This is an optimization exercise on Yosys and OpenROAD, whose aim is small area, a short achievable clock period and few clock cycles, not a production implementation. For this run, only the layout was checked, not whether the RTL still works. Power is estimated from default activity; no workload was simulated.

==> flow/design.v <==
`timescale 1ns/10ps
module  CONV(
	input		             clk,
	input		             reset,
	output reg	             busy,	
	input		             ready,	
	output reg        [11:0] iaddr,
	input signed      [19:0] idata,	
	output reg 	             cwr,
	output reg        [11:0] caddr_wr,
	output reg signed [19:0] cdata_wr,
	output reg 	             crd,
	output reg        [11:0] caddr_rd,
	input signed      [19:0] cdata_rd,
	output reg        [2:0]  csel
	);
parameter IDLE         = 4'd0;
parameter READ_CONV_0  = 4'd1;
parameter WRITE_CONV_0 = 4'd2;
parameter READ_CONV_1  = 4'd3;
parameter WRITE_CONV_1 = 4'd4;
parameter READ_MAX_0   = 4'd5;
parameter WRITE_MAX_0  = 4'd6;
parameter READ_MAX_1   = 4'd7;
parameter WRITE_MAX_1  = 4'd8;
parameter READ_FLAT_0  = 4'd9;
parameter WRITE_FLAT_0 = 4'd10;
parameter READ_FLAT_1  = 4'd11;
parameter WRITE_FLAT_1 = 4'd12;
parameter FINISH       = 4'd13;
reg         [3:0] cur_state;
reg         [3:0] nxt_state;
reg         [5:0] x;
reg         [5:0] y;
reg         [5:0] x_wr;
reg         [5:0] y_wr;
wire        [5:0] x_before;
wire        [5:0] x_after;
wire        [5:0] y_before;
wire        [5:0] y_after;
reg         [3:0] counter;
reg signed  [19:0] kernal;
reg signed  [19:0] bias;
reg signed  [43:0] conv_value;	 
wire signed [20:0] round_value;
always @(*) begin
	case (cur_state)
		IDLE: begin
			if(ready)
				nxt_state = READ_CONV_0;
			else
				nxt_state = IDLE;
		end
		READ_CONV_0: begin
			if(counter == 4'd11)			 
				nxt_state = WRITE_CONV_0;
			else
				nxt_state = READ_CONV_0;
		end
		WRITE_CONV_0: begin
			if(x == 6'd63 && y == 6'd63)
				nxt_state = READ_CONV_1;
			else
				nxt_state = READ_CONV_0;
		end
		READ_CONV_1: begin
			if(counter == 4'd11)
				nxt_state = WRITE_CONV_1;
			else
				nxt_state = READ_CONV_1;
		end
		WRITE_CONV_1: begin
			if(x == 6'd63 && y == 6'd63)
				nxt_state = READ_MAX_0;
			else
				nxt_state = READ_CONV_1;
		end
		READ_MAX_0: begin
			if(counter == 4'd4)
				nxt_state = WRITE_MAX_0;
			else
				nxt_state = READ_MAX_0;
		end
		WRITE_MAX_0: begin
			if(x == 6'd62 && y == 6'd62)
				nxt_state = READ_MAX_1;
			else
				nxt_state = READ_MAX_0;
		end
		READ_MAX_1: begin
			if(counter == 4'd4)
				nxt_state = WRITE_MAX_1;
			else
				nxt_state = READ_MAX_1;
		end
		WRITE_MAX_1: begin
			if(x == 6'd62 && y == 6'd62)
				nxt_state = READ_FLAT_0;
			else
				nxt_state = READ_MAX_1;
		end
		READ_FLAT_0: begin
			if(counter == 4'd1)
				nxt_state = WRITE_FLAT_0;
			else
				nxt_state = READ_FLAT_0;
		end
		WRITE_FLAT_0: begin
			if(x_wr == 6'd62 && y_wr == 6'd31)
				nxt_state = READ_FLAT_1;
			else
				nxt_state = READ_FLAT_0;
		end
		READ_FLAT_1: begin
			if(counter == 4'd1)
				nxt_state = WRITE_FLAT_1;
			else
				nxt_state = READ_FLAT_1;
		end
		WRITE_FLAT_1: begin
			if(x_wr == 6'd62 && y_wr == 6'd31)
				nxt_state = FINISH;
			else
				nxt_state = READ_FLAT_1;
		end
		FINISH: begin
			nxt_state = FINISH;
		end
		default:  begin
			nxt_state = IDLE;
		end
	endcase
end
always @(posedge clk or posedge reset) begin
	if(reset)
		cur_state <= IDLE;
	else
		cur_state <= nxt_state;
end
always @(*) begin
	case (cur_state)
		READ_CONV_0: begin
			case(counter)
				4'd2:
					kernal = 20'h0A89E;
				4'd3:
					kernal = 20'h092D5;
				4'd4:
					kernal = 20'h06D43;
				4'd5:
					kernal = 20'h01004;
				4'd6:
					kernal = 20'hF8F71;
				4'd7:
					kernal = 20'hF6E54;
				4'd8:
					kernal = 20'hFA6D7;
				4'd9:
					kernal = 20'hFC834;
				4'd10:
					kernal = 20'hFAC19;
				default:
					kernal = 20'd0;
			endcase
		end
		READ_CONV_1: begin
			case(counter)
				4'd2:
					kernal = 20'hFDB55;
				4'd3:
					kernal = 20'h02992;
				4'd4:
					kernal = 20'hFC994;
				4'd5:
					kernal = 20'h050FD;
				4'd6:
					kernal = 20'h02F20;
				4'd7:
					kernal = 20'h0202D;
				4'd8:
					kernal = 20'h03BD7;
				4'd9:
					kernal = 20'hFD369;
				4'd10:
					kernal = 20'h05E68;
				default:
					kernal = 20'd0;
			endcase
		end
		default: begin
			kernal = 20'd0;
		end
	endcase
end
always @(*) begin
	case (cur_state)
		READ_CONV_0: begin
			bias = 20'h01310;
		end
		READ_CONV_1: begin
			bias = 20'hF7295;
		end
		default: begin
			bias = 20'd0;
		end
	endcase
end
always @(posedge clk or posedge reset) begin
	if(reset)
		x <= 6'd0;
	else if(cur_state == WRITE_CONV_0 || cur_state == WRITE_CONV_1)								 
	begin
		if(x == 6'd63)
			x <= 6'd0;
		else
			x <= x + 6'd1;
	end
	else if(cur_state == WRITE_MAX_0  || cur_state == WRITE_MAX_1 ||
			cur_state == WRITE_FLAT_0 || cur_state == WRITE_FLAT_1)								 
	begin
		if(x == 6'd62)
			x <= 6'd0;
		else
			x <= x + 6'd2;
	end
end
always @(posedge clk or posedge reset) begin
	if(reset)
		y <= 6'd0;
	else if(cur_state == WRITE_CONV_0 || cur_state == WRITE_CONV_1)								 
	begin
		if(x == 6'd63)
			y <= y + 6'd1;
	end
	else if(cur_state == WRITE_MAX_0  || cur_state == WRITE_MAX_1 ||
			cur_state == WRITE_FLAT_0 || cur_state == WRITE_FLAT_1)								 
	begin
		if(x == 6'd62)
			y <= y + 6'd2;
	end
end
always @(posedge clk or posedge reset) begin
	if(reset)
		x_wr <= 6'd0;
	else if(cur_state == WRITE_FLAT_0 || cur_state == WRITE_FLAT_1) begin
		if(x_wr == 6'd62)
			x_wr <= 6'd0;
		else
			x_wr <= x_wr + 6'd2;
	end
end
always @(posedge clk or posedge reset) begin
	if(reset)
		y_wr <= 6'd0;
	else if(cur_state == WRITE_FLAT_0 || cur_state == WRITE_FLAT_1) begin
		if(y_wr == 6'd31 && x_wr == 6'd62)
			y_wr <= 6'd0;
		else if(x_wr == 6'd62)
			y_wr <= y_wr + 6'd1;
	end
end
always @(posedge clk or posedge reset) begin
	if(reset)
		counter <= 4'd0;
	else if(ready)
		counter <= 4'd0;
	else if(cur_state == WRITE_CONV_0 || cur_state == WRITE_CONV_1 ||							 
	        cur_state == WRITE_MAX_0  || cur_state == WRITE_MAX_1  ||
			cur_state == WRITE_FLAT_0 || cur_state == WRITE_FLAT_1)
		counter <= 4'd0;
	else
		counter <= counter + 4'd1;
end
always @(posedge clk or posedge reset) begin
	if(reset)
		busy <= 1'd0;
	else if(cur_state == FINISH)
		busy <= 1'd0;
	else if(ready)
		busy <= 1'd1;
end
always @(posedge clk or posedge reset) begin
	if(reset)
		iaddr <= 12'd0;
	else if(cur_state == READ_CONV_0 || cur_state == READ_CONV_1) begin
		case(counter)
			4'd0:
				iaddr <= {y_before, x_before};
			4'd1:
				iaddr <= {y_before, x};
			4'd2:
				iaddr <= {y_before, x_after};
			4'd3:
				iaddr <= {y, x_before};
			4'd4:
				iaddr <= {y, x};
			4'd5:
				iaddr <= {y, x_after};
			4'd6:
				iaddr <= {y_after, x_before};
			4'd7:
				iaddr <= {y_after, x};
			4'd8:
				iaddr <= {y_after, x_after};
		endcase
	end
end
always @(posedge clk or posedge reset) begin
	if(reset)
		crd <= 1'd0;
	else if(cur_state == READ_CONV_0 || cur_state == READ_CONV_1 ||
	        cur_state == READ_MAX_0  || cur_state == READ_MAX_1  ||
			cur_state == READ_FLAT_0 || cur_state == READ_FLAT_1)
		crd <= 1'd1;
end
always @(posedge clk or posedge reset) begin
	if(reset)
		caddr_rd <= 12'd0;
	else if (cur_state == READ_MAX_0 || cur_state == READ_MAX_1) begin
		case(counter)
			4'd0:
				caddr_rd <= {y, x};
			4'd1:
				caddr_rd <= {y, x_after};
			4'd2:
				caddr_rd <= {y_after, x};
			4'd3:
				caddr_rd <= {y_after, x_after};
		endcase
	end
	else if(cur_state == READ_FLAT_0 || cur_state == READ_FLAT_1) begin
		caddr_rd <= {y[5:1], x[5:1]};
	end
end
always @(posedge clk or posedge reset) begin
	if(reset)
		caddr_wr <= 12'd0;
	else if(cur_state == WRITE_CONV_0 || cur_state == WRITE_CONV_1)
		caddr_wr <= {y, x};
	else if(cur_state == WRITE_MAX_0  || cur_state == WRITE_MAX_1)
		caddr_wr <= {y[5:1], x[5:1]};
	else if(cur_state == WRITE_FLAT_0)
		caddr_wr <= {y_wr, x_wr};
	else if(cur_state == WRITE_FLAT_1)
		caddr_wr <= {y_wr, x_wr} + 12'd1;
end
reg signed [19:0] idataTemp;
wire signed [43:0] mulTemp;
assign mulTemp = idataTemp * kernal;
always @(posedge clk) begin
	if(cur_state == READ_CONV_0 || cur_state == READ_CONV_1)
		idataTemp <= idata;
end
always @(posedge clk or posedge reset) begin
	if(reset)
		conv_value <= 44'd0;
	else if(cur_state == READ_CONV_0 || cur_state == READ_CONV_1) begin
		case(counter)
			4'd2:
				if(x != 6'd0 && y != 6'd0)
					conv_value <= conv_value + mulTemp;
			4'd3:
				if(y != 6'd0)
					conv_value <= conv_value + mulTemp;
			4'd4:
				if(x != 6'd63 && y != 6'd0)
					conv_value <= conv_value + mulTemp;
			4'd5:
				if(x != 6'd0)
					conv_value <= conv_value + mulTemp;
			4'd6:
					conv_value <= conv_value + mulTemp;
			4'd7:
				if(x != 6'd63)
					conv_value <= conv_value + mulTemp;
			4'd8:
				if(x != 6'd0 && y != 6'd63)
					conv_value <= conv_value + mulTemp;
			4'd9:
				if(y != 6'd63)
					conv_value <= conv_value + mulTemp;
			4'd10:
				if(x != 6'd63 && y != 6'd63)
					conv_value <= conv_value + mulTemp;
			4'd11:															 
					conv_value <= conv_value + {bias, 16'd0};				 
		endcase
	end
	else if(cur_state == WRITE_CONV_0 || cur_state == WRITE_CONV_1) begin
		conv_value <= 44'd0;
	end
end
always @(posedge clk or posedge reset) begin
	if(reset)
		cdata_wr <= 20'd0;
	else if(cur_state == WRITE_CONV_0 || cur_state == WRITE_CONV_1) begin
		if(round_value[20])
			cdata_wr <= 20'd0;
		else
			cdata_wr <= round_value[20:1];
	end
	else if(cur_state == READ_MAX_0  || cur_state == READ_MAX_1) begin
		if(counter == 4'd1)
			cdata_wr <= cdata_rd;
		else
			cdata_wr <= (cdata_wr > cdata_rd)? cdata_wr : cdata_rd;
	end
	else if(cur_state == WRITE_FLAT_0 || cur_state == WRITE_FLAT_1)
		cdata_wr <= cdata_rd;
end
always @(posedge clk or posedge reset) begin
	if(reset)
		csel <= 3'd0;
	else if(cur_state == WRITE_CONV_0 || cur_state == READ_MAX_0)
		csel <= 3'd1;
	else if(cur_state == WRITE_CONV_1 || cur_state == READ_MAX_1)
		csel <= 3'd2;
	else if(cur_state == WRITE_MAX_0  || cur_state == READ_FLAT_0)
		csel <= 3'd3;
	else if(cur_state == WRITE_MAX_1  || cur_state == READ_FLAT_1)
		csel <= 3'd4;
	else if(cur_state == WRITE_FLAT_0 || cur_state == WRITE_FLAT_1)
		csel <= 3'd5;
end
always @(posedge clk or posedge reset) begin
	if(reset)
		cwr <= 1'd0;
	else if(cur_state == WRITE_CONV_0 || cur_state == WRITE_CONV_1 ||
	        cur_state == WRITE_MAX_0  || cur_state == WRITE_MAX_1  ||
			cur_state == WRITE_FLAT_0 || cur_state == WRITE_FLAT_1)
		cwr <= 1'd1;
	else
		cwr <= 1'd0;
end
assign x_before = x - 6'd1;
assign x_after  = x + 6'd1;
assign y_before = y - 6'd1;
assign y_after  = y + 6'd1;
assign round_value = conv_value[35:15] + 21'd1;
endmodule
==> flow/run.sh <==
#!/bin/bash
# synth_recipe.tcl (not shown) runs the flow's synth.tcl, then flattens the netlist and writes it again
# the make line also repeats each setting of config.mk as NAME=value (left out here)
make -C /OpenROAD-flow-scripts/flow DESIGN_CONFIG=/design/flow/config.mk WORK_HOME=/design/flow/orfs CLKGATE_MAP_FILE= SYNTH_SCRIPT=/design/flow/synth_recipe.tcl finish
==> flow/config.mk <==
export PLATFORM = sky130hd
export DESIGN_NAME = CONV
export DESIGN_NICKNAME = CONV
export VERILOG_FILES = /design/flow/design.v
export SDC_FILE = /design/flow/constraint.sdc
export NUM_CORES = 4
export LEC_CHECK = 0
export CAP_MARGIN = 20
export CORE_MARGIN = 2
export CORE_UTILIZATION = 40
export SLEW_MARGIN = 20
==> flow/constraint.sdc <==
create_clock -name core_clock -period 10.0 [get_ports {clk}]
set_input_delay 2.0000 -clock core_clock [delete_from_list [all_inputs] [get_ports {clk}]]
set_output_delay 2.0000 -clock core_clock [all_outputs]
set_load 0.01 [all_outputs]
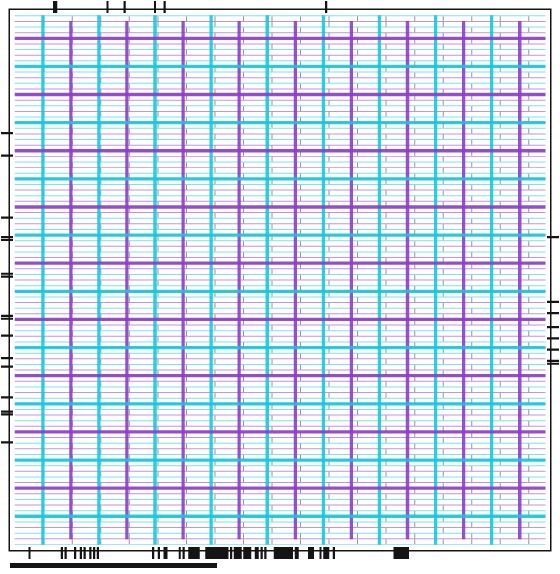
power_grid.png
Bar = 100 microns. Pins as bars on the die edge. Tap cells in gray.
Key: VSS = cyan; VDD = purple
18 straps on met5. 105 signal pins sit on the boundary. 18 straps on met4.
Max rail drop VDD: 356 uV
height of the die: 261 microns

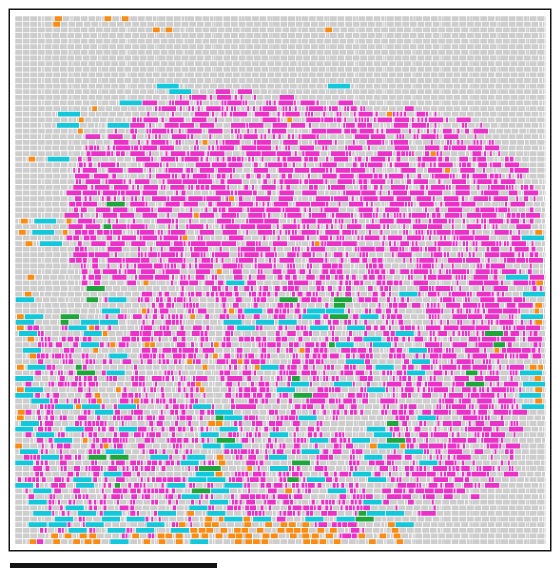
placement_by_type.png
Bar = 100 microns. Fill, decap, tap and diode cells in gray.
Key: sequential cells = cyan [cells 149, share of their area 14%]; clock drivers and dummy loads = green [cells 32, share of their area 2.3%]; remaining buffers and delay cells = orange [cells 151, share of their area 5.0%]; combinational and other logic = magenta [cells 2,836, share of their area 79%]
total non-filler cell area in the finished layout: 28,900 sq um
number of rows in the core area: 94

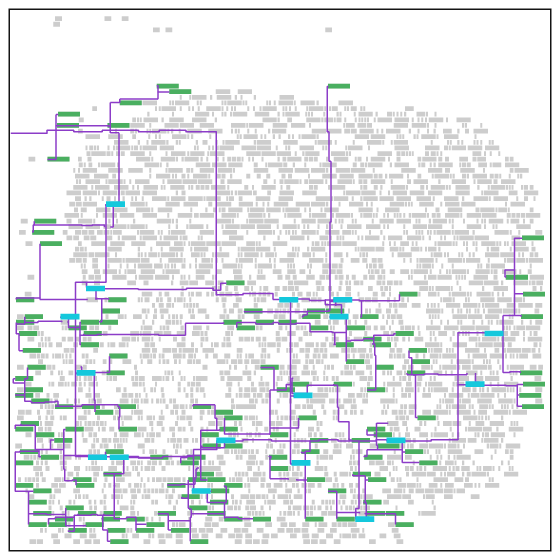
clk_routes.png
Key: flip-flops = green [count 149]; clock wires = purple [length 2,970 microns]; clock drivers = cyan [count 17]
There are 18 routed clock nets.

==> results_dict.tcl <==
set metrics [dict create \
    antennaDiodeCount 0 \
    cts-htree-levels 4 \
    skew_ns 0.0201 \
    n_fill_cell 6553 \
    synthesis.nets 3796 \
    post-dp-hpwl_microns 54900 \
    clk_transition_reported_paths_ns 0.09 \
    hold_viol_final 0 \
    timing.setup.tns_ns 0 \
    synth.yosys.seq_area_share_pct 14.5 \
    cp_max_fo 20 \
    die_area_sq_um 68200 \
    number_of_different_library_cells_in_the_post_synthesis_netlist 92 \
    drive_above_1_share_pct 4.07 \
    critPathBufInv 10 \
    boundaryPins 105 \
    io_buffers 104 \
    unrepaired_setup_endpoints_after_global_routing "false" \
    worstSetupStartpointType "register" \
    synthesis.instances 3149 \
    syn-cell-area_sq_um 26500 \
    yosys_warnings 1 \
    floorplan.initialDensity_pct 40.3 \
    setup_viol 0 \
    final_nets 3802 \
    ys_async_sr_fraction_pct 86.6 \
    initial_antenna_violation_count 0 \
    die_width_microns 261 \
    synth-edff-count 20 \
    drt-total-wl_microns 69500 \
    tritoncts_clock_tree "done" \
    drt_iter0_markers 1343 \
    globalRouteOverflowTotal 0 \
    first_global_vias 21300 \
    regArea_sq_um 3830 \
    power.static_leakage_uw 0.0144 \
    worst_path_most_repeated_cell "sky130_fd_sc_hd__inv_1" \
    cts_max_path_buffers 2 \
    first_pass_grt_wire_length_microns 115000 \
    layout.core_utilization_pct 44.0 \
    worstPathArrival_ns 9.42 \
    power_density_nw_per_um2 283 \
    status "no timing/DRC/antenna violations" \
    drc_violation_count_after_routing 0 \
    syn-mean-instance-area_sq_um 8.40 \
    clkLatencyLatePin_ns 0.48 \
    synthFlopType "sky130_fd_sc_hd__dfrtp_1" \
    worst-slew-pin-transition_ns 0.952 \
    multi_input_comb_area_sq_um 19300 \
    via_per_inst 5.14 \
    number_of_pins_exceeding_their_max_slew_limit_in_the_final_report 0 \
    vias 20700 \
    design.core.area_sq_um 65600 \
    hold_path_class "register to register" \
    max_clock_freq_ghz 0.110 \
    gr-usage-all-layers_pct 21.4 \
    final.period_utilization_pct 90.8 \
    drt.antenna.violating_nets 0 \
    crit_slowest_cell "sky130_fd_sc_hd__fa_1" \
    root_buffer_cell "sky130_fd_sc_hd__clkbuf_16" \
    timing.max_cap.violations 0 \
    routabilityCongestion 0.894 \
    ys_seq_elements 149 \
    final_cell_mix "716 x sky130_fd_sc_hd__inv_1, 420 x sky130_fd_sc_hd__fa_1, 392 x sky130_fd_sc_hd__nand2_1, 184 x sky130_fd_sc_hd__ha_1, 137 x sky130_fd_sc_hd__a21oi_1" \
    worst_setup_path_end_kind "register" \
    headroom_to_the_max_slew_limit_pct 36.4 \
    most_common_library_cell_in_the_layout_ignoring_fill_and_taps "sky130_fd_sc_hd__inv_1" \
    grt_start_max_net_pins 72 \
    crit_path_largest_cell_delay_ns 0.57 \
    cts_hold_bufs 0 \
    cpLargestDelayFamily "adder cells" \
    path_class "register to register" \
    cts_repair_resize_count 0 \
    area_growth_syn_to_layout_pct 9.22 \
    timing.critical_path.required_ns 10.33 \
    timing.final.crit_period_ns 9.08 \
    drt-pass1-iter-count 7 \
    post-cts-setup-buffers 0 \
    detail_route.wl_per_cell_microns 17.2 \
]
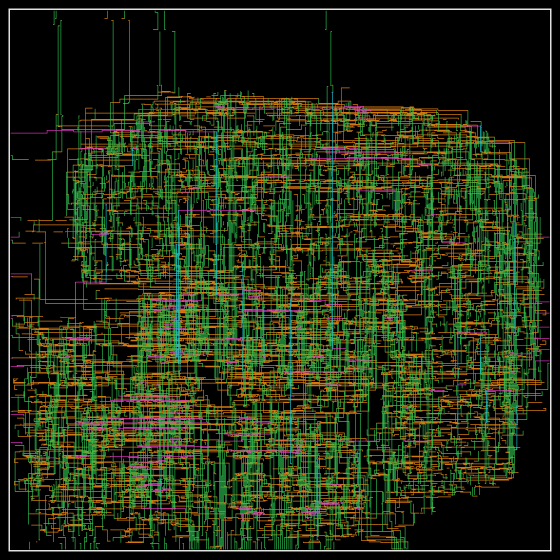
wires.png
Key: metal 3 = magenta [wire length 2,380 microns]; metal 2 = green [wire length 34.4 mm]; metal 1 = orange [wire length 31.3 mm]; metal 4 = cyan [wire length 1,400 microns]

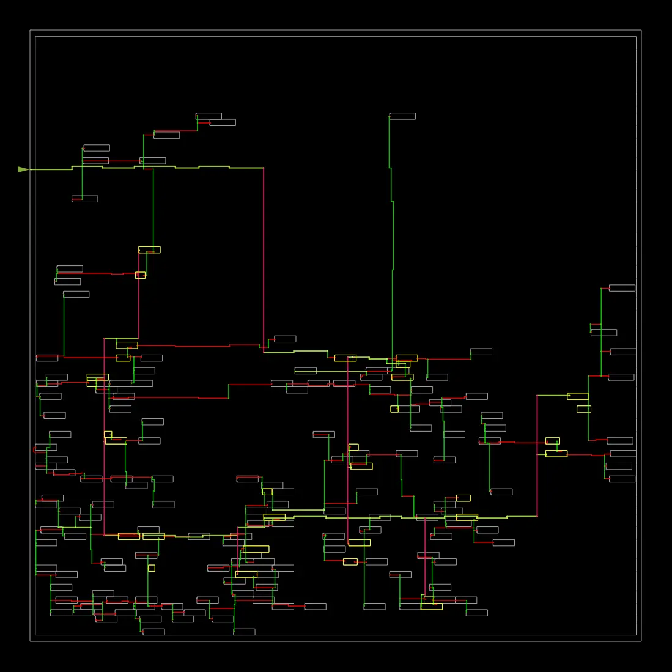
clocks.png
number of clock sinks: 149
P_clk: 716 uW
clock buffer count from CTS: 17

## area by class of cell
type / count / area share [%]
timing repair buffer: 151 / 4.82
multi-input combinational: 2115 / 66.6
clock buffer: 17 / 1.47
sequential: 149 / 13.2
inverter: 721 / 9.39
clock inverter: 15 / 0.723
tap: 864 / 3.74
## per-stage QoR
| step | setup slack (ns) | hold WS [ns] | cell area (sq um) | total power [uW] | std cells |
|---|---|---|---|---|---|
| after floorplan | 1.86 | 0.450 | 26500 | 5920 | 3149 |
| after global placement | 1.12 | 0.449 | 28300 | 7460 | 4000 |
| after detailed placement | 0.975 | 0.448 | 28300 | 7480 | 4000 |
| after CTS | 0.959 | 0.471 | 28900 | 8270 | 4032 |
| after global routing | 0.348 | 0.483 | 28900 | 9230 | 4032 |
| final | 0.916 | 0.468 | 28900 | 8180 | 4032 |
## logic make-up (layout without fill, tap and decap cells)
group           count (synthesis)  after routing  synth area share [%]
mux                            26             26                 0.993
xor+xnor                       95             95                  3.22
simple gates                  874            874                  15.7
fa+ha+maj                     604            604                  40.5
flops                         149            149                  14.5
compound gates                516            516                  12.2
buf+inv                       885            904                  12.9
## path summary, 6_finish.rpt
check / startpoint / end / slack, ns / cells after the start
max: counter[1] / conv_value[24] / 0.92 / 34
min: crd / crd / 0.47 / 1
max reg2reg: counter[1] / conv_value[24] / 0.92 / 34
min reg2reg: crd / crd / 0.47 / 1
max in group asynchronous: reset / conv_value[5] / 6.68 / 3
min in group asynchronous: reset / caddr_wr[5] / 1.99 / 2
## metal layers
layer / up-vias / track usage, % / wire length (microns)
li1: 9815 / - / -
met1: 10400 / 29.3 / 31300
met2: 466 / 36.4 / 34400
met3: 75 / 2.00 / 2380
met4: 0 / 5.33 / 1400
met5: - / 0 / 0
## report_power, final
part	leakage [uW]	switching (uW)	internal [uW]	total [uW]
Combinational	0.0123	3840	2780	6610
Sequential	0.00180	141	707	849
Clock	0.000304	352	365	716
## registers in the layout, summed over array words and instances (netlist names)
signal and cells:
iaddr 12, cdata_wr 20, x_wr 5, crd 1
cwr 1, x 6, counter 4, y_wr 6
busy 1, cur_state 4, caddr_rd 12, conv_value 36
caddr_wr 12, csel 3, idataTemp 20, y 6
## cells in the mapped netlist, types with 27 or more instances
master / instances / area (sq um)
sky130_fd_sc_hd__a21o_1: 40 / 300
sky130_fd_sc_hd__xnor2_1: 67 / 587
sky130_fd_sc_hd__nor3_1: 52 / 260
sky130_fd_sc_hd__a21oi_1: 139 / 696
sky130_fd_sc_hd__o21ai_0: 140 / 701
sky130_fd_sc_hd__clkbuf_1: 112 / 420
sky130_fd_sc_hd__inv_1: 717 / 2690
sky130_fd_sc_hd__nor2_1: 127 / 477
sky130_fd_sc_hd__nand3_1: 55 / 275
sky130_fd_sc_hd__and2_1: 113 / 707
sky130_fd_sc_hd__xor2_1: 27 / 236
sky130_fd_sc_hd__dfrtp_1: 129 / 3230
sky130_fd_sc_hd__ha_1: 184 / 2300
sky130_fd_sc_hd__fa_1: 420 / 8410
sky130_fd_sc_hd__nand2_1: 393 / 1480
## worst register-to-register path: cells and delay by family (launching register included)
family,cells,cell delay [ns]
buffers and inverters,10,1.11
DFF,1,0.53
and+or+nand+nor,5,0.76
AOI/OAI and AO/OA,9,1.81
adders and majority gates,9,4.52
xor gates and xnor gates,1,0.21

[port drivers added, routing unchanged]
In the flow no input, the clock included, has a driving cell. The finished layout below was timed again as built, in two steps.
Step 1: set_driving_cell puts a clkbuf_16 on clk and a buf_2 on each other input, an assumption about the parent block.
Step 2, shift: input delay + t, output delay - t, t = (earliest + latest rising clock arrival at the registers) / 2. This alone moves slack from input paths to output paths.
Slacks: ideal ports / drivers / drivers and shift; pairs: ideal ports / drivers.
t, ns: 0.534
setup slack, ns: 0.916 / 0.916 / 0.916
worst setup path at the end: register to register
slew at the worst register clock pin (ns): 0.09 / 0.09
After both steps setup and hold are still met in this run. For this run, drivers alone change the setup slack by 0.000 ns; drivers and shift together by 0.000 ns.
